From an optimization exercise on the open Yosys and OpenROAD flow, aimed at small area; shortcuts taken in it are not production practice. In this exercise RTL edits were held to simulation tests only and were not proved equivalent to the original. Not every run is shown, and edits may drop behaviour that the tests do not exercise. Power figures rest on the tool's default switching activity, not on a simulated workload.

==> flow/design.v <==
module CHIP(clk,
            rst_n,
            mem_wen_D,
            mem_addr_D,
            mem_wdata_D,
            mem_rdata_D,
            mem_addr_I,
            mem_rdata_I
    );
    input         clk, rst_n ;
    output        mem_wen_D  ;   
    output [31:0] mem_addr_D ;   
    output [31:0] mem_wdata_D;   
    input  [31:0] mem_rdata_D;   
    output [31:0] mem_addr_I ;   
    input  [31:0] mem_rdata_I;   
	reg    [31:0] real_instruction  ;  
	reg    [ 9:0] instruction_type  ;
	reg    [ 4:0] instruction_format;
	reg    [31:0] imm               ;  
	reg    [31:2] mem_addr;
	reg    mem_wen_D_r, mem_wen_D_w ;
	reg    [31:2] mem_addr_D_r, mem_addr_D_w;
	reg    [31:0] mem_wdata_D_r, mem_wdata_D_w;
	reg    [31:2] mem_addr_I_r, mem_addr_I_w; 
	reg    [31:0] re_r [0:31]         ;  
	reg    [31:0] re_w [0:31]         ;
    integer i;
    assign mem_wen_D        = mem_wen_D_w;
    assign mem_addr_D       = {mem_addr_D_w, 2'b00};
    assign mem_wdata_D      = mem_wdata_D_w;
    assign mem_addr_I       = {mem_addr_I_r, 2'b00};
always@(*) begin
    real_instruction[31:24]     = mem_rdata_I[7:0];
    real_instruction[23:16]     = mem_rdata_I[15:8];
    real_instruction[15:8]      = mem_rdata_I[23:16];
    real_instruction[7:0]       = mem_rdata_I[31:24];
	if(real_instruction[4]) begin  
		instruction_format = 5'b10000;
		if(real_instruction[12]) begin  
			instruction_type = 10'b0000000100;
		end
		else if(real_instruction[14]) begin  
			instruction_type = 10'b0000001000;
		end
		else if(real_instruction[13]) begin  
			instruction_type = 10'b0000010000;
		end
		else if(real_instruction[30]) begin  
			instruction_type = 10'b0000000010;
		end
		else begin  
			instruction_type = 10'b0000000001;
		end
	end
	else if(real_instruction[3]) begin  
		instruction_format = 5'b00001;
		instruction_type = 10'b0100000000;
	end
	else if(real_instruction[6]) begin
		if(real_instruction[2]) begin  
			instruction_type = 10'b1000000000;
			instruction_format = 5'b01000;
		end
		else begin  
			instruction_format = 5'b00010;
			instruction_type = 10'b0010000000;
		end
	end
	else begin
		if(real_instruction[5]) begin  
			instruction_type = 10'b0001000000;
			instruction_format = 5'b00100;
		end
		else begin  
			instruction_type = 10'b0000100000;
			instruction_format = 5'b01000;
		end
	end
end
always@(*) begin   
	if (instruction_format[0]) begin  
		imm[19:0] = {real_instruction[31], real_instruction[19:12], real_instruction[20], real_instruction[30:21],1'b0};
		if (imm[19]) begin
			imm[31:20] = 12'b111111111111;
		end
		else begin
			imm[31:20] = 12'b000000000000;
		end
	end
	else if (instruction_format[1]) begin  
		imm[12:0] = {real_instruction[31], real_instruction[7], real_instruction[30:25], real_instruction[11:8], 1'b0};
		if (imm[12]) begin
			imm[31:13] = 19'b1111111111111111111;
		end
		else begin
			imm[31:13] = 19'b0000000000000000000;
		end
	end
	else if (instruction_format[2]) begin   
		imm[11:0] = {real_instruction[31:25], real_instruction[11:7]};
		if (imm[11]) begin
			imm[31:12] = 20'b11111111111111111111;
		end
		else begin
			imm[31:12] = 20'b00000000000000000000;
		end
	end
	else if (instruction_format[3]) begin   
		if (real_instruction[31]) begin
			imm = {20'b11111111111111111111, real_instruction[31:20]};
		end
		else begin
			imm = {20'b00000000000000000000, real_instruction[31:20]};
		end
	end
	else begin   
		imm = 32'b0;
	end
end
always@(*) begin
    if(instruction_format[2]) begin
		mem_wen_D_w           = 1'b1;
		mem_addr_D_w    	  = re_r[real_instruction[19:15]][31:2] + imm[31:2];
		mem_wdata_D_w[7:0]    = re_r[real_instruction[24:20]][31:24];
		mem_wdata_D_w[15:8]   = re_r[real_instruction[24:20]][23:16];
		mem_wdata_D_w[23:16]  = re_r[real_instruction[24:20]][15:8];
		mem_wdata_D_w[31:24]  = re_r[real_instruction[24:20]][7:0];
	end
	else if(instruction_format[3]) begin
		mem_wen_D_w     = 1'b0;
		mem_wdata_D_w   = 32'b0;
		mem_addr_D_w    = re_r[real_instruction[19:15]][31:2] + imm[31:2];
	end
	else begin
		mem_wen_D_w     = 1'b0;
		mem_wdata_D_w   = 32'b0;
		mem_addr_D_w    = 30'b0;
	end
end  
always @(*) begin
    for(i = 0; i < 32; i = i + 1) begin
        re_w[i] = re_r[i];
    end
	mem_addr = mem_addr_I_r + 1'b1;
    if (instruction_format[0]) begin
		mem_addr_I_w                    = mem_addr_I_r + imm[31:2];
	end
	else if(instruction_format[1]) begin
		if(re_r[real_instruction[19:15]] == re_r[real_instruction[24:20]])
			mem_addr_I_w = mem_addr_I_r + imm[31:2];
		else
			mem_addr_I_w = mem_addr;
	end
	else if(instruction_format[3]) begin
		if(instruction_type[9])
			mem_addr_I_w = re_r[real_instruction[19:15]][31:2] + imm[31:2];
		else
			mem_addr_I_w = mem_addr;	
	end
	else begin
		mem_addr_I_w = mem_addr;
	end
	if (instruction_format[0]) begin   
		re_w[real_instruction[11:7]]    = {mem_addr, 2'b00};
	end
	else if (instruction_format[3]) begin   
		if (instruction_type[9]) begin   
			re_w[real_instruction[11:7]] = {32'b0, mem_addr, 2'b0};
		end
		else begin   
			re_w[real_instruction[11:7]][7:0] = mem_rdata_D[31:24];
			re_w[real_instruction[11:7]][15:8] = mem_rdata_D[23:16];
			re_w[real_instruction[11:7]][23:16] = mem_rdata_D[15:8];
			re_w[real_instruction[11:7]][31:24] = mem_rdata_D[7:0];
		end
	end
	else if (instruction_format[4]) begin   
		if (instruction_type[0]) begin   
			re_w[real_instruction[11:7]] = re_r[real_instruction[19:15]] + re_r[real_instruction[24:20]];
		end
		else if (instruction_type[1]) begin   
			re_w[real_instruction[11:7]] = re_r[real_instruction[19:15]] - re_r[real_instruction[24:20]];
		end
		else if (instruction_type[4]) begin   
			re_w[real_instruction[11:7]] = (re_r[real_instruction[19:15]] < re_r[real_instruction[24:20]] ? 1 : 0);
		end
		else if (instruction_type[3]) begin   
			re_w[real_instruction[11:7]] = re_r[real_instruction[19:15]] | re_r[real_instruction[24:20]];
		end
		else begin   
			re_w[real_instruction[11:7]] = re_r[real_instruction[19:15]] & re_r[real_instruction[24:20]];
		end
	end
end
always @(posedge clk) begin
    re_r[0] <= 32'b0;
    if (!rst_n) begin 
		for(i = 1; i < 32; i = i + 1) begin
            re_r[i] <= 32'd0;
        end
        mem_addr_I_r    <= 30'd0;
	end
    else begin
        for(i = 1; i < 32; i = i + 1) begin
            re_r[i] <= re_w[i];
        end
        mem_addr_I_r    <= mem_addr_I_w;
    end
end
endmodule
==> flow/run.sh <==
#!/bin/bash
# synth_recipe.tcl (not shown) runs the flow's synth.tcl, then flattens the netlist and writes it again
# the make line also repeats each setting of config.mk as NAME=value (left out here)
make -C /OpenROAD-flow-scripts/flow DESIGN_CONFIG=/design/flow/config.mk WORK_HOME=/design/flow/orfs CLKGATE_MAP_FILE= SYNTH_SCRIPT=/design/flow/synth_recipe.tcl finish
==> flow/config.mk <==
export PLATFORM = sky130hd
export DESIGN_NAME = CHIP
export DESIGN_NICKNAME = CHIP
export VERILOG_FILES = /design/flow/design.v
export SDC_FILE = /design/flow/constraint.sdc
export NUM_CORES = 4
export LEC_CHECK = 0
export CAP_MARGIN = 20
export CORE_MARGIN = 2
export CORE_UTILIZATION = 20
export PLACE_DENSITY = 0.3
export SLEW_MARGIN = 20
==> flow/constraint.sdc <==
create_clock -name core_clock -period 14.0 [get_ports {clk}]
set_input_delay 2.8000 -clock core_clock [delete_from_list [all_inputs] [get_ports {clk}]]
set_output_delay 2.8000 -clock core_clock [all_outputs]
set_load 0.01 [all_outputs]
==> flow_summary_export.csv, run 1 <==
group,metric,value,unit
grt,grt_max_degree,234,
final_layout,diodes,69,
synth,postSynthAreaPerCell,7.46,sq um
synth,ys_warn_count,3,
final_layout,nonClkBufAreaFrac,6.94,%
final_layout,nFlopsAndLatches,1022,
synth,syn_inst,8959,
timing,tightestPinTransition,1.31,ns
synth,synth_ff_type,"dfxtp_1",
run,drv_cap,0,
grt,grt.overflow.total,0,
grt,grt_use_met3,10.9,%
placement,dp_hpwl,423,mm
final_layout,largest_cell_class,"multi-input combinational cells",
worst_setup_path,r2r_start,"re_r[26][10]",
final_layout,seq_share,25.5,%
run_status,status,"timing/DRC/antenna clean",
final_layout,multi_input_area,43600,sq um
worst_setup_path,r2r_setup_slack,6.80,ns
worst_setup_path,arrival,10.35,ns
timing,post-route-period-util,93.9,%
min_path,min_path_type,"flip-flop to flip-flop",
clock_network,cts_buffer_depth,4,
clock_network,clk_latency,0.88,ns
worst_setup_path,cp_num_buf_inv,5,
grt,grt_pass1_vias,78100,
synth,synth_top_area_share,30.6,%
synth,synthDistinctLibCells,110,
final_layout,finish.net_count,9010,
worst_setup_path,r2r_cells,21,
grt,busiest_layer,"met2",
routing,routed.top_layer,"met5",
timing,hold-worst-slack,0.502,ns
final_layout,multi_input_area_share,54.3,%
timing,rsz0062_at_grt,"false",
timing,max_freq,76.1,MHz
synth,synthAdderAreaFrac,2.96,%
worst_setup_path,crit_path_end_kind,"output pin",
final_layout,fillCellCount,36600,
die,taps,4387,
die,start_util,20.1,%
timing,drv_slew,0,
routing,wl_met3,67.4,mm
worst_setup_path,rr_endpoint,"re_r[12][27]",
clock_network,cts_setup_buffers,0,
clock_network,numCtsBuffers,147,
timing,fin_worst_skew,0.0773,ns
final_layout,num-multi-input-gates,6856,
routing,routed-wl-met2,266,mm
worst_setup_path,cpPeakStageDelay,0.87,ns
routing,initialDrtViolationCount,14800,
grt,antenna_found_initial,78,
timing,fin_crit,13.15,ns
synth,synth_compound_area_share,42.0,%
routing,ant_nets,0,
routing,via_per_inst,6.55,
synth,synth_top_family_by_area,"compound AO/OA/AOI/OAI gates",
synth,syn_area,66900,sq um
pwr,peakVddDrop,0.0918,mV
worst_setup_path,path_class,"input port to output pin",
## run 1: report_power, final
part | total (mW) | leakage (nW) | internal, mW | switching, mW
Sequential | 3.31 | 8.32 | 3.06 | 0.250
Combinational | 2.24 | 17.0 | 0.571 | 1.67
Clock | 3.84 | 2.24 | 2.17 | 1.67
## run 1: through the flow
step | setup WS [ns] | instances | area [sq um] | util, %
final | 0.851 | 13300 | 80300 | 24.1
after global routing | 0.691 | 13300 | 80100 | 24.0
after CTS | 1.06 | 13300 | 80100 | 24.0
after detailed placement | 1.07 | 13000 | 75500 | 22.7
after global placement | 0.980 | 13000 | 75400 | 22.6
after floorplan | 3.92 | 8962 | 66900 | -
## run 1: how the worst min path moves through the flow
stage / startpoint / to / slack (ns)
finish: re_r[3][10] / re_r[3][10] / 0.50
global placement: re_r[16][0] / re_r[16][0] / 0.48
floorplan: re_r[12][10] / re_r[12][10] / 0.45
detailed placement: re_r[18][0] / re_r[18][0] / 0.49
global route: re_r[9][10] / re_r[9][10] / 0.52
CTS: re_r[18][0] / re_r[18][0] / 0.50
## run 1: sequential cells by signal (all words and copies together), names as in the netlist
signal and count:
re_r 992, mem_addr_I_r 30
Run 1, routed metal per tile:
Scale: 0.5 px per um. The die is cut into 29 by 29 equal tiles; dark blue is low, red is high, scaled to the fullest tile. Values are wire area over tile area, all layers added.
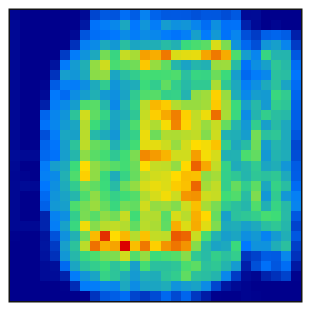
30% of the tiles are over half the peak. 17% of the tiles are nearly empty. The mean over all tiles is 0.32. The densest ninth of the die: centre.
WL final: 629 mm
vias: 87.4k

Run 1, power grid:
Pins as bars on the die edge.
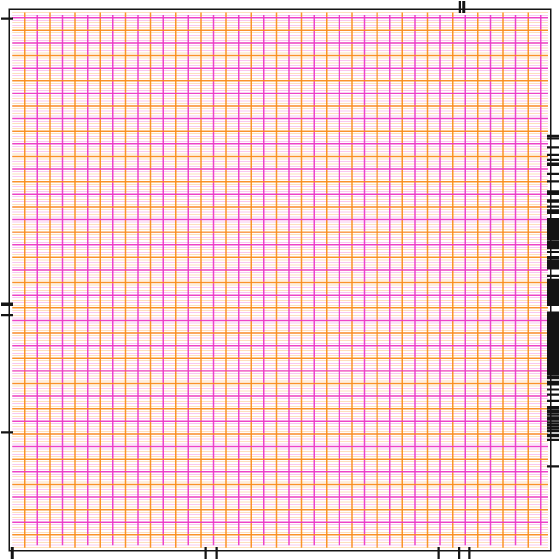
VSS: shown in orange. VDD: shown in magenta.
42 straps on met4. 213 met1 rails follow the rows. The core has 212 rows. 163 signal pins sit on the boundary.
die height: 582 um
die width: 582 um

Run 1, signal routing as the flow saved it:
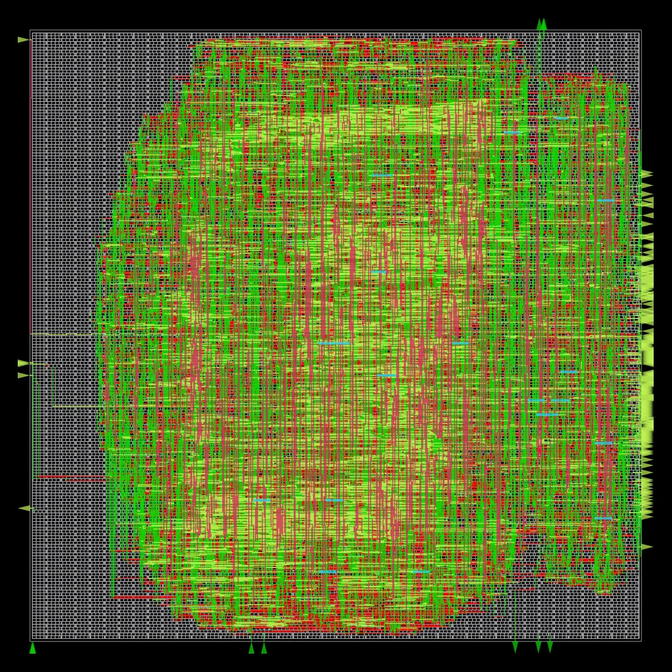
gr usage total: 35.4%
wl on met1: 244 mm
Avg WL per Cell: 47.1 um

--- run 2 (changed files replaced; the others as in run 1) ---
==> flow/design.v <==
module CHIP(clk,
            rst_n,
            mem_wen_D,
            mem_addr_D,
            mem_wdata_D,
            mem_rdata_D,
            mem_addr_I,
            mem_rdata_I
    );
    input         clk, rst_n ;
    output        mem_wen_D  ;
    output [31:0] mem_addr_D ;
    output [31:0] mem_wdata_D;
    input  [31:0] mem_rdata_D;
    output [31:0] mem_addr_I ;
    input  [31:0] mem_rdata_I;
    wire [31:0] inst = {mem_rdata_I[7:0], mem_rdata_I[15:8], mem_rdata_I[23:16], mem_rdata_I[31:24]};
    wire [31:0] ldat = {mem_rdata_D[7:0], mem_rdata_D[15:8], mem_rdata_D[23:16], mem_rdata_D[31:24]};
    wire [4:0] rd  = inst[11:7];
    wire [4:0] rs1 = inst[19:15];
    wire [4:0] rs2 = inst[24:20];
    wire is_r    = inst[4];
    wire is_jal  = ~inst[4] &  inst[3];
    wire is_jalr = ~inst[4] & ~inst[3] &  inst[6] &  inst[2];
    wire is_beq  = ~inst[4] & ~inst[3] &  inst[6] & ~inst[2];
    wire is_sw   = ~inst[4] & ~inst[3] & ~inst[6] &  inst[5];
    wire is_lw   = ~inst[4] & ~inst[3] & ~inst[6] & ~inst[5];
    wire r_and   = inst[12];
    wire r_or    = ~inst[12] & inst[14];
    wire r_slt   = ~inst[12] & ~inst[14] & inst[13];
    wire r_sub   = ~inst[12] & ~inst[14] & ~inst[13] & inst[30];
    wire reg_we  = ~(is_sw | is_beq);
    reg  [29:0] pc;
    assign mem_addr_I = {pc, 2'b00};
    wire [991:0] rfv;
    wire [31:0] wd;
    wire [31:0] wdg = wd & {32{rst_n}};
    genvar gi;
    generate for (gi = 1; gi < 32; gi = gi + 1) begin : g_rf
        reg [31:0] r;
        wire we = ~rst_n | (reg_we & (rd == gi));
        always @(posedge clk) if (we) r <= wdg;
        assign rfv[gi*32-1 -: 32] = r;
    end endgenerate
    wire [31:1] s1, s2;
    wire [31:0] a, b;
    rf_dec u_dec1 (.sel(rs1), .oh(s1));
    rf_dec u_dec2 (.sel(rs2), .oh(s2));
    rf_rd  u_rd1  (.regs(rfv), .oh(s1), .q(a));
    rf_rd  u_rd2  (.regs(rfv), .oh(s2), .q(b));
    wire [29:0] imm_i = {{20{inst[31]}}, inst[31:22]};
    wire [29:0] imm_s = {{20{inst[31]}}, inst[31:25], inst[11:9]};
    wire [29:0] imm_b = {{20{inst[31]}}, inst[7], inst[30:25], inst[11:9]};
    wire [29:0] imm_j = {{12{inst[19]}}, inst[19:12], inst[20], inst[30:22]};
    wire pc_op = is_beq | is_jal;
    wire inv_b = is_r & ~r_and & ~r_or & (r_sub | r_slt);
    reg  [29:0] immw;
    always @(*) begin
        if (is_sw)       immw = imm_s;
        else if (is_beq) immw = imm_b;
        else if (is_jal) immw = imm_j;
        else             immw = imm_i;
    end
    wire [31:0] aop = pc_op ? {pc, 2'b00} : a;
    wire [31:0] bop = is_r ? (b ^ {32{inv_b}}) : {immw, 2'b00};
    wire [32:0] sum;
    bk_add32 u_add (.x(aop), .y(bop), .ci(inv_b), .s(sum));
    wire ltu = ~sum[32];
    wire eq = (a == b);
    wire [29:0] pinc = pc + 30'd1;
    wire jump = is_jal | is_jalr | (is_beq & eq);
    wire [29:0] pnext = jump ? sum[31:2] : pinc;
    reg [31:0] res;
    always @(*) begin
        if (~is_r) begin
            if (is_lw) res = ldat;
            else       res = {pinc, 2'b00};
        end else if (r_and) res = a & b;
        else if (r_or)      res = a | b;
        else if (r_slt)     res = {31'd0, ltu};
        else                res = sum[31:0];
    end
    assign wd = res;
    assign mem_wen_D   = is_sw;
    assign mem_addr_D  = {sum[31:2], 2'b00};
    assign mem_wdata_D = {b[7:0], b[15:8], b[23:16], b[31:24]};
    always @(posedge clk) begin
        if (!rst_n) pc <= 30'd0;
        else        pc <= pnext;
    end
endmodule
module bk_add32(x, y, ci, s);
    input  [31:0] x, y;
    input         ci;
    output [32:0] s;
    reg [31:0] g, p, G, P;
    integer i, d;
    always @(*) begin
        g = x & y;
        p = x ^ y;
        G = g;
        P = p;
        G[0] = g[0] | (p[0] & ci);
        for (d = 1; d < 32; d = d * 2)
            for (i = 2*d-1; i < 32; i = i + 2*d) begin
                G[i] = G[i] | (P[i] & G[i-d]);
                P[i] = P[i] & P[i-d];
            end
        for (d = 8; d >= 1; d = d / 2)
            for (i = 3*d-1; i < 32; i = i + 2*d) begin
                G[i] = G[i] | (P[i] & G[i-d]);
                P[i] = P[i] & P[i-d];
            end
    end
    assign s = {G[31], p ^ {G[30:0], ci}};
endmodule
module rf_dec(sel, oh);
    input  [4:0]  sel;
    output [31:1] oh;
    genvar i;
    generate for (i = 1; i < 32; i = i + 1) begin : g
        assign oh[i] = (sel == i);
    end endgenerate
endmodule
module rf_rd(regs, oh, q);
    input  [991:0] regs;
    input  [31:1]  oh;
    output [31:0]  q;
    genvar i, j;
    generate for (i = 0; i < 32; i = i + 1) begin : g_bit
        wire [10:0] t;
        for (j = 0; j < 10; j = j + 1) begin : grp
            rf_ao3 u (.a(regs[(3*j+1)*32+i-32]), .sa(oh[3*j+1]),
                      .b(regs[(3*j+2)*32+i-32]), .sb(oh[3*j+2]),
                      .c(regs[(3*j+3)*32+i-32]), .sc(oh[3*j+3]), .y(t[j]));
        end
        assign t[10] = ~(regs[31*32+i-32] & oh[31]);
        assign q[i] = ~(&t);
    end endgenerate
endmodule
module rf_ao3(a, sa, b, sb, c, sc, y);
    input  a, sa, b, sb, c, sc;
    output y;
    assign y = ~((a & sa) | (b & sb) | (c & sc));
endmodule
==> flow/config.mk <==
export PLATFORM = sky130hd
export DESIGN_NAME = CHIP
export DESIGN_NICKNAME = CHIP
export VERILOG_FILES = /design/flow/design.v
export SDC_FILE = /design/flow/constraint.sdc
export NUM_CORES = 4
export LEC_CHECK = 0
export CAP_MARGIN = 20
export CORE_MARGIN = 2
export CORE_UTILIZATION = 55
export PLACE_DENSITY = 0.65
export SLEW_MARGIN = 20
export SYNTH_HIERARCHICAL = 1
export SYNTH_MINIMUM_KEEP_SIZE = 0
Run 2, pin map:
Scale: 1.5 px per um. Pins as bars across the die edge, other pins in grey.
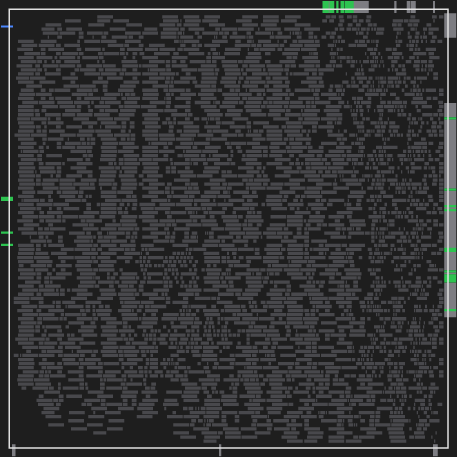
mem_wdata_D: shown in green, pins 32, direction output, edge 16 north, 12 east, 4 west. clk: shown in blue, pins 1, direction input, edge west.
All pins by edge: 117 east, 35 north, 6 south, 5 west.
IO Port Bufs: 156
die height: 292 um
die width: 292 um

Run 2, routed metal per tile:
Scale: 1 px per um. The die is cut into 29 by 29 equal tiles; dark blue is low, red is high, scaled to the fullest tile. Values are wire area over tile area, all layers added.
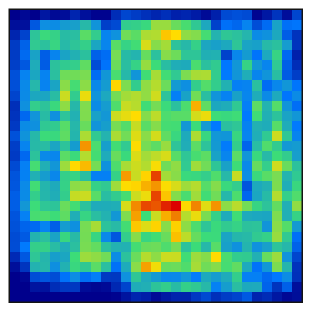
2.9% of the tiles are nearly empty. The mean over all tiles is 0.38. The fullest tile reaches 0.93. The densest ninth of the die: centre. 32% of the tiles are over half the peak.
gr usage total: 40.4%
vias: 35.7k
Avg WL per Cell: 39.5 um

==> flow_summary_export.csv, run 2 <==
group,metric,value,unit
timing,post-route-period-util,90.7,%
grt,busiest_layer,"met2",
final_layout,fillCellCount,5872,
worst_setup_path,rr_endpoint,"g_rf[18].r[28]",
final_layout,finish.net_count,3468,
run_status,status,"timing/DRC/antenna clean",
pwr,peakVddDrop,0.139,mV
routing,routed-wl-met2,77.5,mm
timing,drv_slew,0,
min_path,min_from,"pc[10]",
routing,routed.top_layer,"met5",
timing,fin_crit,12.70,ns
routing,via_per_inst,8.03,
pwr,clkPwrFrac,34.8,%
pwr,p_comb,1.32,mW
synth,ys_warn_count,8,
synth,synth_top_area_share,65.5,%
worst_setup_path,arrival,9.90,ns
routing,wl_met1,57.8,mm
routing,routed_wl,176,mm
pwr,p_sw,2.25,mW
worst_setup_path,r2r_cells,18,
timing,fin_worst_skew,0.0353,ns
routing,ant_nets,0,
routing,wl_met3,30.9,mm
synth,syn_area,45500,sq um
clock_network,cts_buffer_depth,3,
grt,grt_use_met3,15.3,%
pwr,p_sw_share,28.0,%
pwr,p_seq_share,48.8,%
placement,dp_hpwl,108,mm
worst_setup_path,path_class,"input port to output pin",
worst_setup_path,crit_path_end_kind,"output pin",
final_layout,regMostFlops,"g_rf.r",
pwr,power.internal,5.80,mW
timing,worst_slack,1.30,ns
die,start_util,55.5,%
min_path,min_to,"pc[10]",
synth,synthDistinctLibCells,70,
routing,initialDrtViolationCount,8180,
grt,grt_pass1_vias,34700,
min_path,min_path_type,"flip-flop to flip-flop",
timing,rsz0062_at_grt,"false",
synth,syn_inst,2961,
pwr,clk-power,2.80,mW
clock_network,clk_latency,0.70,ns
worst_setup_path,cpPeakStageDelay,1.00,ns
run 2: through the flow:
step / instance area (sq um) / hold slack [ns] / cells
floorplan: 45500 / 0.650 / 2964
finish: 53400 / 0.693 / 4450
CTS: 53300 / 0.688 / 4440
global placement: 49800 / 0.669 / 4248
detailed placement: 49800 / 0.679 / 4250
global route: 53300 / 0.731 / 4448
run 2: area by class of cell:
| class | count | area [sq um] | share of cell area [%] |
|---|---|---|---|
| clock inverters | 64 | 698 | 1.31 |
| well taps | 1070 | 1340 | 2.51 |
| clock buffers | 126 | 2730 | 5.11 |
| multi-input cells | 1758 | 15100 | 28.3 |
| flip-flops and latches | 1022 | 30400 | 57.0 |
| inverters | 104 | 390 | 0.732 |
| diodes | 7 | 17.5 | 0.0328 |
| repair buffers | 299 | 2680 | 5.01 |
run 2: logic make-up (layout without fill, tap and decap cells):
logic type,count (synthesis),count (layout),share of synthesized area [%]
buffers and inverters,184,593,1.72
DFF,1022,1022,66.8
and+or+nand+nor,545,545,6.03
muxes,45,45,1.07
xor gates and xnor gates,72,72,1.39
AOI/OAI and AO/OA,980,980,19.6
adders and majority gates,112,112,3.36
other,1,11,0.00825
## Run 3: what changed since run 2
--- a/flow/design.v
+++ b/flow/design.v
@@ -67,7 +67,16 @@
     bk_add32 u_add (.x(aop), .y(bop), .ci(inv_b), .s(sum));
     wire ltu = ~sum[32];
     wire eq = (a == b);
-    wire [29:0] pinc = pc + 30'd1;
+    reg  [29:0] pinc;
+    reg         pcy;
+    integer n;
+    always @(*) begin
+        pcy = 1'b1;
+        for (n = 0; n < 30; n = n + 1) begin
+            pinc[n] = pc[n] ^ pcy;
+            pcy = pcy & pc[n];
+        end
+    end
     wire jump = is_jal | is_jalr | (is_beq & eq);
     wire [29:0] pnext = jump ? sum[31:2] : pinc;
     reg [31:0] res;
==> flow/flow/run.sh (new file) <==
#!/bin/bash
# Standard ORFS layout (standard.sh, standard synthesis unchanged) with:
#  - clock tree: clkbuf_16 only, larger sink clusters, no dummy loads
#  - port buffers: every input and output port still gets a buffer, of the
#    smallest buffer cell (buf_1) instead of the flow's default pick
# Each tool's full output is in orfs/logs/; make's own output goes to flow_make.log.
set -euo pipefail
bash standard.sh \
  "CTS_ARGS=-sink_clustering_enable -repair_clock_nets -dont_use_dummy_load -buf_list sky130_fd_sc_hd__clkbuf_16 -sink_clustering_size 25 -sink_clustering_max_diameter 60" \
  "BUFFER_PORTS_ARGS=-buffer_cell sky130_fd_sc_hd__buf_1" \
  finish > flow_make.log 2>&1
==> flow/standard.sh (new file) <==
#!/bin/bash
# synth_recipe.tcl (not shown) runs the flow's synth.tcl, then flattens the netlist and writes it again
# the make line also repeats each setting of config.mk as NAME=value (left out here)
make -C /OpenROAD-flow-scripts/flow DESIGN_CONFIG=/design/flow/config.mk WORK_HOME=/design/flow/orfs CLKGATE_MAP_FILE= SYNTH_SCRIPT=/design/flow/synth_recipe.tcl "${@:-finish}"
removed: flow/run.sh
Run 3, power grid:
Scale: 1.5 px per um. Pins as bars on the die edge.
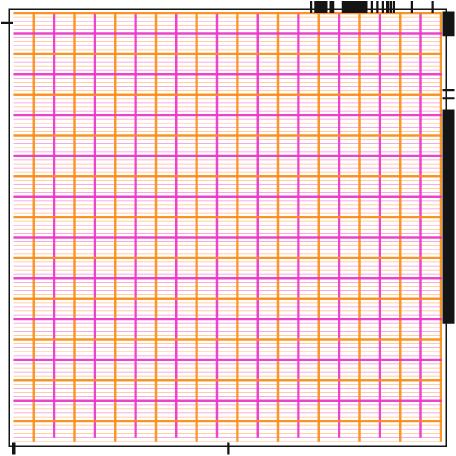
VDD: shown in magenta. VSS: shown in orange.
106 met1 rails follow the rows. 21 straps on met5. 21 straps on met4. 163 signal pins sit on the boundary.
die width: 290 um
Worst VDD drop: 0.0837 mV
core area: 81600 sq um
die height: 290 um

Run 3, routed metal per tile:
Scale: 1 px per um. The die is cut into 29 by 29 equal tiles; dark blue is low, red is high, scaled to the fullest tile. Values are wire area over tile area, all layers added.
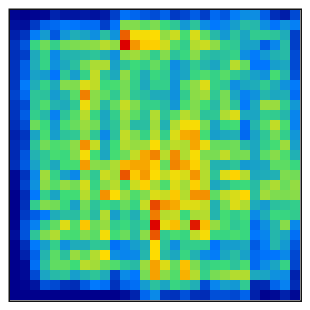
The fullest tile reaches 0.83. The densest ninth of the die: centre. The mean over all tiles is 0.36. 37% of the tiles are over half the peak. 3.6% of the tiles are nearly empty.

==> flow_summary_export.csv, run 3 <==
group,metric,value,unit
synth,synthDistinctLibCells,49,
synth,synth_ff_type,"edfxtp_1",
clock_network,cts_buffer_depth,3,
timing,hold-worst-slack,0.581,ns
routing,ant_nets,0,
clock_network,cts_setup_buffers,0,
synth,synthAdderAreaFrac,4.14,%
synth,synth-simple-area-share,5.84,%
placement,placed_area,48200,sq um
run_status,status,"timing/DRC/antenna clean",
synth,ys_warn_count,8,
synth,synth_top_area_share,66.0,%
synth,synth_top_family_by_area,"compound AO/OA/AOI/OAI gates",
worst_setup_path,path_class,"input port to output pin",
placement,dp_hpwl,103,mm
final_layout,finalInstanceArea,50100,sq um
clock_network,numCtsBuffers,72,
grt,grt_pass1_vias,33700,
synth,syn_area,45100,sq um
grt,grt_use_total,38.5,%
synth,synthMuxAreaShare,0.777,%
die,start_util,55.3,%
placement,place_inst,4192,
run,drv_cap,0,
final_layout,diodes,2,
routing,num_vias,34400,
final_layout,largest_cell_class,"flip-flops and latches",
timing,tightestPinTransition,1.25,ns
placement,port_buffers,156,
final_layout,seq_share,60.6,%
synth,syn_inst,2914,
## run 3: path summary, 6_finish.rpt
check | start | to | slack [ns] | depth (start not counted)
worst min-delay path | pc[0] | pc[0] | 0.58 | 2
worst max register to register | pc[0] | g_rf[5].r[31] | 6.78 | 32
worst max-delay path | mem_rdata_I[12] | mem_addr_D[29] | 1.69 | 22
worst min register to register | pc[0] | pc[0] | 0.58 | 2
## run 3: worst max-delay path: cells and delay by family
| family | cells | cell delay [ns] |
|---|---|---|
| compound gates | 7 | 1.85 |
| simple gates | 6 | 2.13 |
| buf+inv | 5 | 1.44 |
| xor+xnor | 1 | 0.40 |
| fa+ha+maj | 3 | 0.88 |
## run 3: per-layer routing
layer / routed length [um] / track usage (%)
met1: 56600 / 49.7
met2: 73400 / 58.4
met3: 27500 / 13.1
met4: 9360 / 19.1
met5: 78 / 0
## run 3: where the power goes
part	switching (mW)	internal [mW]
logic	0.800	0.301
clock network	0.978	0.910
registers	0.155	3.72
total	1.93	4.94
## run 3: Yosys stat by module, one instance, submodules excluded
module,flops+latches,area (sq um)
rf_dec,0,218
rf_ao3,0,10.0
bk_add32,0,1340
rf_rd,0,915
CHIP,1022,35100
## Run 4: what changed since run 3
--- a/flow/design.v
+++ b/flow/design.v
@@ -34,12 +34,11 @@
     assign mem_addr_I = {pc, 2'b00};
     wire [991:0] rfv;
     wire [31:0] wd;
-    wire [31:0] wdg = wd & {32{rst_n}};
     genvar gi;
     generate for (gi = 1; gi < 32; gi = gi + 1) begin : g_rf
         reg [31:0] r;
         wire we = ~rst_n | (reg_we & (rd == gi));
-        always @(posedge clk) if (we) r <= wdg;
+        always @(posedge clk) if (we) r <= wd;
         assign rfv[gi*32-1 -: 32] = r;
     end endgenerate
     wire [31:1] s1, s2;
@@ -56,13 +55,14 @@
     wire inv_b = is_r & ~r_and & ~r_or & (r_sub | r_slt);
     reg  [29:0] immw;
     always @(*) begin
-        if (is_sw)       immw = imm_s;
+        if (is_r)        immw = {30{inv_b}};
+        else if (is_sw)  immw = imm_s;
         else if (is_beq) immw = imm_b;
         else if (is_jal) immw = imm_j;
         else             immw = imm_i;
     end
     wire [31:0] aop = pc_op ? {pc, 2'b00} : a;
-    wire [31:0] bop = is_r ? (b ^ {32{inv_b}}) : {immw, 2'b00};
+    wire [31:0] bop = (b & {32{is_r}}) ^ {immw, {2{inv_b}}};
     wire [32:0] sum;
     bk_add32 u_add (.x(aop), .y(bop), .ci(inv_b), .s(sum));
     wire ltu = ~sum[32];
@@ -79,16 +79,15 @@
     end
     wire jump = is_jal | is_jalr | (is_beq & eq);
     wire [29:0] pnext = jump ? sum[31:2] : pinc;
-    reg [31:0] res;
-    always @(*) begin
-        if (~is_r) begin
-            if (is_lw) res = ldat;
-            else       res = {pinc, 2'b00};
-        end else if (r_and) res = a & b;
-        else if (r_or)      res = a | b;
-        else if (r_slt)     res = {31'd0, ltu};
-        else                res = sum[31:0];
-    end
+    wire sel_ld  = rst_n & is_lw;
+    wire sel_lnk = rst_n & (is_jal | is_jalr);
+    wire sel_sum = rst_n & is_r & ~r_and & ~r_or & ~r_slt;
+    wire sel_and = rst_n & is_r & (r_and | r_or);
+    wire sel_or  = rst_n & is_r & r_or;
+    wire sel_slt = rst_n & is_r & r_slt;
+    wire [31:0] res = (ldat & {32{sel_ld}}) | ({pinc, 2'b00} & {32{sel_lnk}}) |
+                      (sum[31:0] & {32{sel_sum}}) | (a & b & {32{sel_and}}) |
+                      ((a ^ b) & {32{sel_or}}) | {31'd0, ltu & sel_slt};
     assign wd = res;
     assign mem_wen_D   = is_sw;
     assign mem_addr_D  = {sum[31:2], 2'b00};
==> flow/flow/run.sh (replaced) <==
#!/bin/bash
# Layout flow: the standard layout (standard.sh) with three changes.
#  1. Synthesis: the standard flow's own synthesis script (synth_recipe.tcl, which sources
#     ORFS's synth.tcl) run unchanged except that ABC technology mapping uses
#     flow/abc_area.script, an area-oriented mapping script, instead of ORFS's
#     speed script. Register mapping (dfflibmap), -nofsm -noshare, flattening
#     and renaming are untouched, so the registers are the standard ones.
#  2. Clock tree: clkbuf_16 only, larger sink clusters, no dummy loads.
#  3. Port buffers: every input and output port still gets a buffer, of the
#     smallest buffer cell (buf_1) instead of the flow's default pick.
# Each tool's full output is in orfs/logs/; make's own output goes to flow_make.log.
set -euo pipefail
W=$(pwd)
ABC="$W/flow/abc_area.script"
# copy of ORFS synth.tcl whose only change is the ABC script in abc_args
sed "s|^source \$::env(SCRIPTS_DIR)/synth_preamble.tcl\$|&\nset abc_args [lreplace \$abc_args 1 1 $ABC]\nputs \"flow: ABC script $ABC\"|" \
  "$FLOW_HOME/scripts/synth.tcl" > "$W/flow_synth_core.tcl"
grep -q "flow: ABC script" "$W/flow_synth_core.tcl"
# synth_recipe.tcl with synth.tcl replaced by that copy
sed "s|\$::env(SCRIPTS_DIR)/synth.tcl|$W/flow_synth_core.tcl|" "$W/synth_recipe.tcl" > "$W/flow_synth.tcl"
grep -q "flow_synth_core.tcl" "$W/flow_synth.tcl"
bash standard.sh \
  "SYNTH_SCRIPT=$W/flow_synth.tcl" \
  "CTS_ARGS=-sink_clustering_enable -repair_clock_nets -dont_use_dummy_load -buf_list sky130_fd_sc_hd__clkbuf_16 -sink_clustering_size 25 -sink_clustering_max_diameter 60" \
  "BUFFER_PORTS_ARGS=-buffer_cell sky130_fd_sc_hd__buf_1" \
  finish > flow_make.log 2>&1
==> flow/flow/abc_area.script (new file) <==
&get -n
&st
&dch -f
&nf -R 1000 -a
&st
&syn2
&dch -f
&nf -R 1000 -a
&put
buffer -c
topo
stime -c
upsize -c
dnsize -c
--- a/flow/config.mk
+++ b/flow/config.mk
@@ -8,7 +8,7 @@
 export CAP_MARGIN = 20
 export CORE_MARGIN = 2
 export CORE_UTILIZATION = 55
-export PLACE_DENSITY = 0.65
+export PLACE_DENSITY = 0.8
 export SLEW_MARGIN = 20
 export SYNTH_HIERARCHICAL = 1
 export SYNTH_MINIMUM_KEEP_SIZE = 0
Run 4, routed metal per tile:
Scale: 1 px per um. The die is cut into 29 by 29 equal tiles; dark blue is low, red is high, scaled to the fullest tile. Values are wire area over tile area, all layers added.
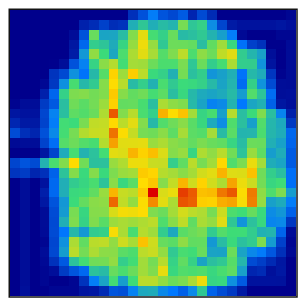
14% of the tiles are nearly empty. The densest ninth of the die: centre. The emptiest ninth of the die: north-west. The fullest tile reaches 1.2. The mean over all tiles is 0.45.
vias: 36.3k
WL final: 180 mm

Run 4, signal routing as the flow saved it:
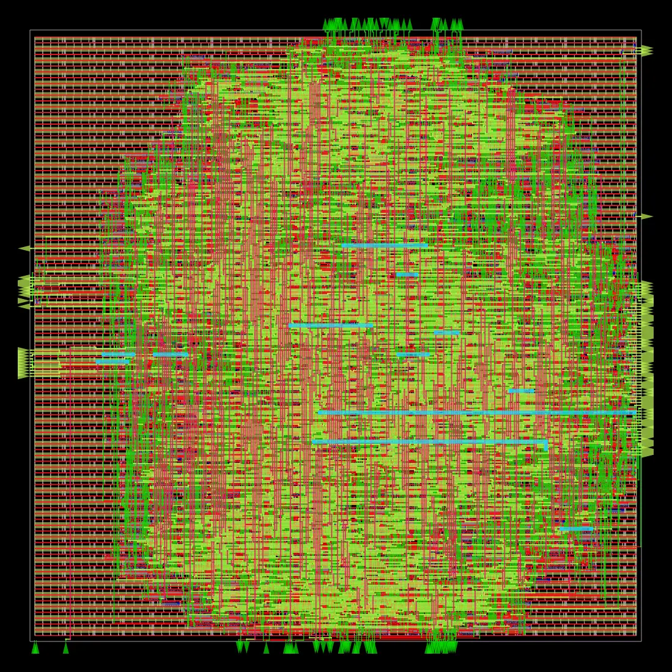
gr usage total: 42.4%
wl on met1: 50.8 mm

==> flow_summary_export.csv, run 4 <==
group,metric,value,unit
run_status,status,"timing/DRC/antenna clean",
clock_network,cts_setup_buffers,0,
grt,busiest_layer,"met2",
timing,worst_slack,1.31,ns
worst_setup_path,cp_num_buf_inv,3,
placement,dp_hpwl,102,mm
pwr,p_sw,1.95,mW
timing,drv_slew,0,
synth,syn_area,43800,sq um
die,die-width,286,um
worst_setup_path,path_class,"input port to output pin",
pwr,powerSeq,3.95,mW
pwr,power.internal,4.76,mW
min_path,min_path_type,"flip-flop to flip-flop",
pwr,p_comb,1.12,mW
synth,synth_ff_type,"edfxtp_1",
final_layout,largest_cell_class,"flip-flops and latches",
final_layout,nClkBuffers,56,
pwr,clk-power,1.64,mW
synth,synthMuxAreaShare,0.794,%
die,start_util,55.5,%
synth,synth_top_family_by_area,"compound AO/OA/AOI/OAI gates",
timing,max_freq,78.8,MHz
synth,ys_warn_count,8,
timing,rsz0062_at_grt,"false",
synth,synth_top_area_share,68.0,%
routing,via_per_inst,9.07,
clock_network,numCtsBuffers,56,
final_layout,seq_share,62.7,%
routing,initialDrtViolationCount,11900,
routing,ant_nets,0,
final_layout,nFlopsAndLatches,1022,
synth,synthAdderAreaFrac,3.35,%
worst_setup_path,path_delay_family,"simple AND/OR/NAND/NOR gates",
placement,placed_area,47000,sq um
final_layout,top_regs,"g_rf.r: 992 flops, pc: 30 flops",
final_layout,regArea,30400,sq um
grt,grt_pass1_vias,35600,
routing,wl_per_cell,44.9,um
final_layout,fillCellCount,5503,
worst_setup_path,arrival,9.89,ns
final_layout,finalInstanceArea,48500,sq um
clock_network,clk_latency,0.69,ns
final_layout,finish.net_count,3120,
grt,grt_max_degree,44,
timing,tightestPinTransition,1.21,ns
final_layout,buffers,261,
final_layout,regMostFlops,"g_rf.r",
timing,fin_worst_skew,0.0635,ns
run,drv_cap,0,
grt,antenna_found_initial,15,
pwr,p_sw_share,29.0,%
final_layout,stdcell_count,4005,
synth,synth_compound_area_share,19.5,%
pwr,clkPwrFrac,24.5,%
synth,synth-simple-area-share,5.65,%
worst_setup_path,crit_path_end_kind,"output pin",
grt,grt.overflow.total,0,
final_layout,largest_reg_flops,992,
final_layout,multi_input_area,13800,sq um
## run 4: cell count changes in the layout (fill, tap and decap cells not counted), sizes merged, moves of 30 or more
| cell | before | now |
|---|---|---|
| inv | 90 | 26 |
| nand2 | 177 | 127 |
| a21oi | 89 | 44 |
| mux2i | 35 | 1 |
| ha | 122 | 90 |
| a222oi | 640 | 671 |
| o31ai | 31 | 0 |
| a22oi | 1 | 31 |
| mux2 | 0 | 30 |
| xnor2 | 36 | 6 |
## run 4: path summary, 6_finish.rpt
kind / end / start / slack [ns] / cells past startpoint
max: mem_addr_D[31] / mem_rdata_I[12] / 1.31 / 27
min: pc[0] / pc[0] / 0.54 / 1
max reg2reg: g_rf[29].r[30] / pc[0] / 5.92 / 30
min reg2reg: pc[0] / pc[0] / 0.54 / 1
## run 4: routing by layer
layer  vias up  wire (um)
met4        24      18100
li1      13100          -
met5         -        433
met2      4917      70600
met3      1350      39800
met1     16900      50800
## run 4: Yosys stat by module (local to each module, per instance)
module / times used / flip-flops and latches
rf_rd: 2 / 0
rf_ao3: 640 / 0
rf_dec: 2 / 0
CHIP: 1 / 1022
bk_add32: 1 / 0
## Run 5: what changed since run 4
--- a/flow/config.mk
+++ b/flow/config.mk
@@ -8,7 +8,7 @@
 export CAP_MARGIN = 20
 export CORE_MARGIN = 2
 export CORE_UTILIZATION = 55
-export PLACE_DENSITY = 0.8
+export PLACE_DENSITY = 0.65
 export SLEW_MARGIN = 20
 export SYNTH_HIERARCHICAL = 1
 export SYNTH_MINIMUM_KEEP_SIZE = 0
Run 5, power grid:
Scale: 1.5 px per um. Pins as bars on the die edge.
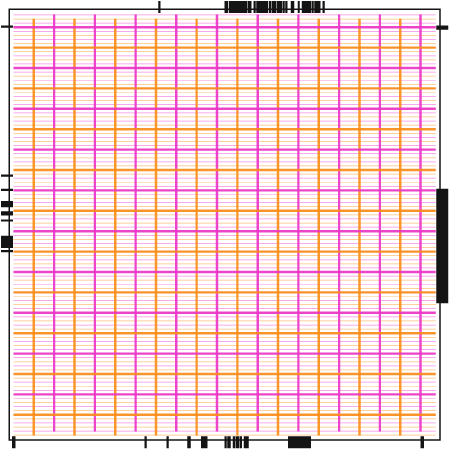
VDD: shown in magenta. VSS: shown in orange.
The core has 103 rows. 20 straps on met4.
die width: 286 um
core area: 78900 sq um
die height: 286 um
Worst VDD drop: 0.0908 mV

Run 5, pin map:
Scale: 1.5 px per um. Pins as bars across the die edge, other pins in grey.
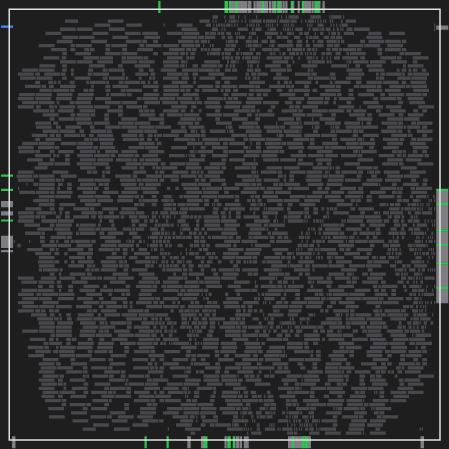
clk: shown in blue, pins 1, direction input, edge west. mem_wdata_D: shown in green, pins 32, direction output, edge 12 north, 11 south, 6 east, 3 west.
All pins by edge: 58 east, 51 north, 38 south, 16 west.

==> flow_summary_export.csv, run 5 <==
group,metric,value,unit
run_status,status,"timing/DRC/antenna clean",
worst_setup_path,crit_start,"mem_rdata_I[8]",
grt,busiest_layer,"met2",
clock_network,numCtsBuffers,72,
pwr,p_sw_share,28.4,%
synth,synth-simple-area-share,5.65,%
die,start_util,55.5,%
synth,postSynthAreaPerCell,16.3,sq um
routing,via_per_inst,8.58,
min_path,min_from,"pc[0]",
final_layout,fin_util,61.9,%
worst_setup_path,cp-endpoint,"mem_addr_D[31]",
synth,synth_compound_area_share,19.5,%
worst_setup_path,r2r_start,"pc[0]",
final_layout,finalInstanceArea,48800,sq um
min_path,hold_depth,1,
timing,worst_slack,1.23,ns
min_path,min_to,"pc[0]",
routing,ant_nets,0,
routing,routed-wl-met2,73.8,mm
timing,hold-worst-slack,0.617,ns
grt,grt.overflow.total,0,
timing,max_freq,78.3,MHz
routing,routed.top_layer,"met5",
placement,port_buffers,156,
placement,dpl_worst_slack,1.63,ns
clock_network,clk_latency,0.67,ns
synth,synth_ff_type,"edfxtp_1",
grt,met2_usage,60.1,%
final_layout,nonClkBufAreaFrac,2.97,%
worst_setup_path,rr_endpoint,"g_rf[18].r[31]",
grt,grtUsageMet1,53.9,%
final_layout,seq_share,62.2,%
final_layout,multi_input_area,13800,sq um
timing,post-route-period-util,91.2,%
timing,tightestPinTransition,1.18,ns
grt,grt_use_met3,19.6,%
final_layout,buffers,266,
routing,initialDrtViolationCount,9180,
placement,place_inst,3939,
pwr,combPwrFrac,15.8,%
grt,grt_use_total,41.9,%
synth,synth_top_family_by_area,"compound AO/OA/AOI/OAI gates",
pwr,clkPwrFrac,27.3,%
synth,synthMuxAreaShare,0.794,%
routing,wl_per_cell,43.6,um
final_layout,multi_input_area_share,28.2,%
## run 5: cell count changes in the layout (fill, tap and decap cells not counted), moves of 2 or more
cell,before,now
nand2_2,3,18
buf_8,0,4
nand2_1,124,109
nor2_2,3,25
clkbuf_16,56,72
diode_2,10,6
buf_4,103,105
nor2_4,64,42
buf_12,2,0
## run 5: power groups by stage
stage	logic, mW	clock network, mW	registers, mW
floorplan	0.550	0	3.96
global placement	1.00	0	3.97
detailed placement	1.03	0	4.00
CTS	1.03	1.89	3.93
global route	1.13	2.00	3.97
finish	1.10	1.89	3.94
## run 5: critical path: stages
cell	delay, ns
buf_1	0.45
nand3b_1	0.41
nor2_2	0.99
buf_4	0.46
a222oi_1	0.18
nand4_1	0.15
a2111o_1	0.19
and2_1	0.15
inv_1	0.05
fa_1	0.39
inv_1	0.09
fa_1	0.20
a21o_1	0.12
a21o_1	0.18
and3_4	0.22
a31oi_4	0.14
nand3b_1	0.26
o21ai_2	0.24
and3_4	0.28
a21o_1	0.21
nand3_2	0.12
nand3_1	0.10
a21boi_4	0.20
nand3_2	0.09
nand2_2	0.09
fa_1	0.31
xor2_1	0.61
buf_1	0.23

## afterwards: timing with drivers on the ports
How much do the figures lean on ideal ports? The routed layouts below were timed once more, with nothing changed but the port constraints.
Step 1 (the two cells are an assumption about what drives the block):
set clk [get_ports {clk}]
set_driving_cell -lib_cell sky130_fd_sc_hd__clkbuf_16 $clk
set_driving_cell -lib_cell sky130_fd_sc_hd__buf_2 [delete_from_list [all_inputs] $clk]
Step 2 also shifts input and output timing later by t, the mid clock arrival at the registers, as if the neighbouring blocks saw the same clock.
a / b / c = ideal ports / drivers / drivers and shift; a / b = the first two.
| run | shift t [ns] | slack for setup (ns) | worst hold slack (ns) | pins driven straight from the clock port |
|---|---|---|---|---|
| run 1 | 0.952 | 0.851 / 0.785 / 0.785 | 0.502 / 0.502 / 0.502 | 1 |
| run 2 | 0.754 | 1.297 / 1.262 / 1.262 | 0.693 / 0.693 / 0.693 | 1 |
| run 3 | 0.682 | 1.687 / 1.654 / 1.654 | 0.581 / 0.581 / 0.581 | 1 |
| run 4 | 0.725 | 1.306 / 1.207 / 1.207 | 0.539 / 0.539 / 0.539 | 1 |
| run 5 | 0.704 | 1.234 / 1.096 / 1.096 | 0.617 / 0.617 / 0.617 | 1 |
After both steps setup and hold are still met in every run listed. For run 5, which loses most, drivers alone change the setup slack by -0.138 ns; drivers and shift together by -0.138 ns.
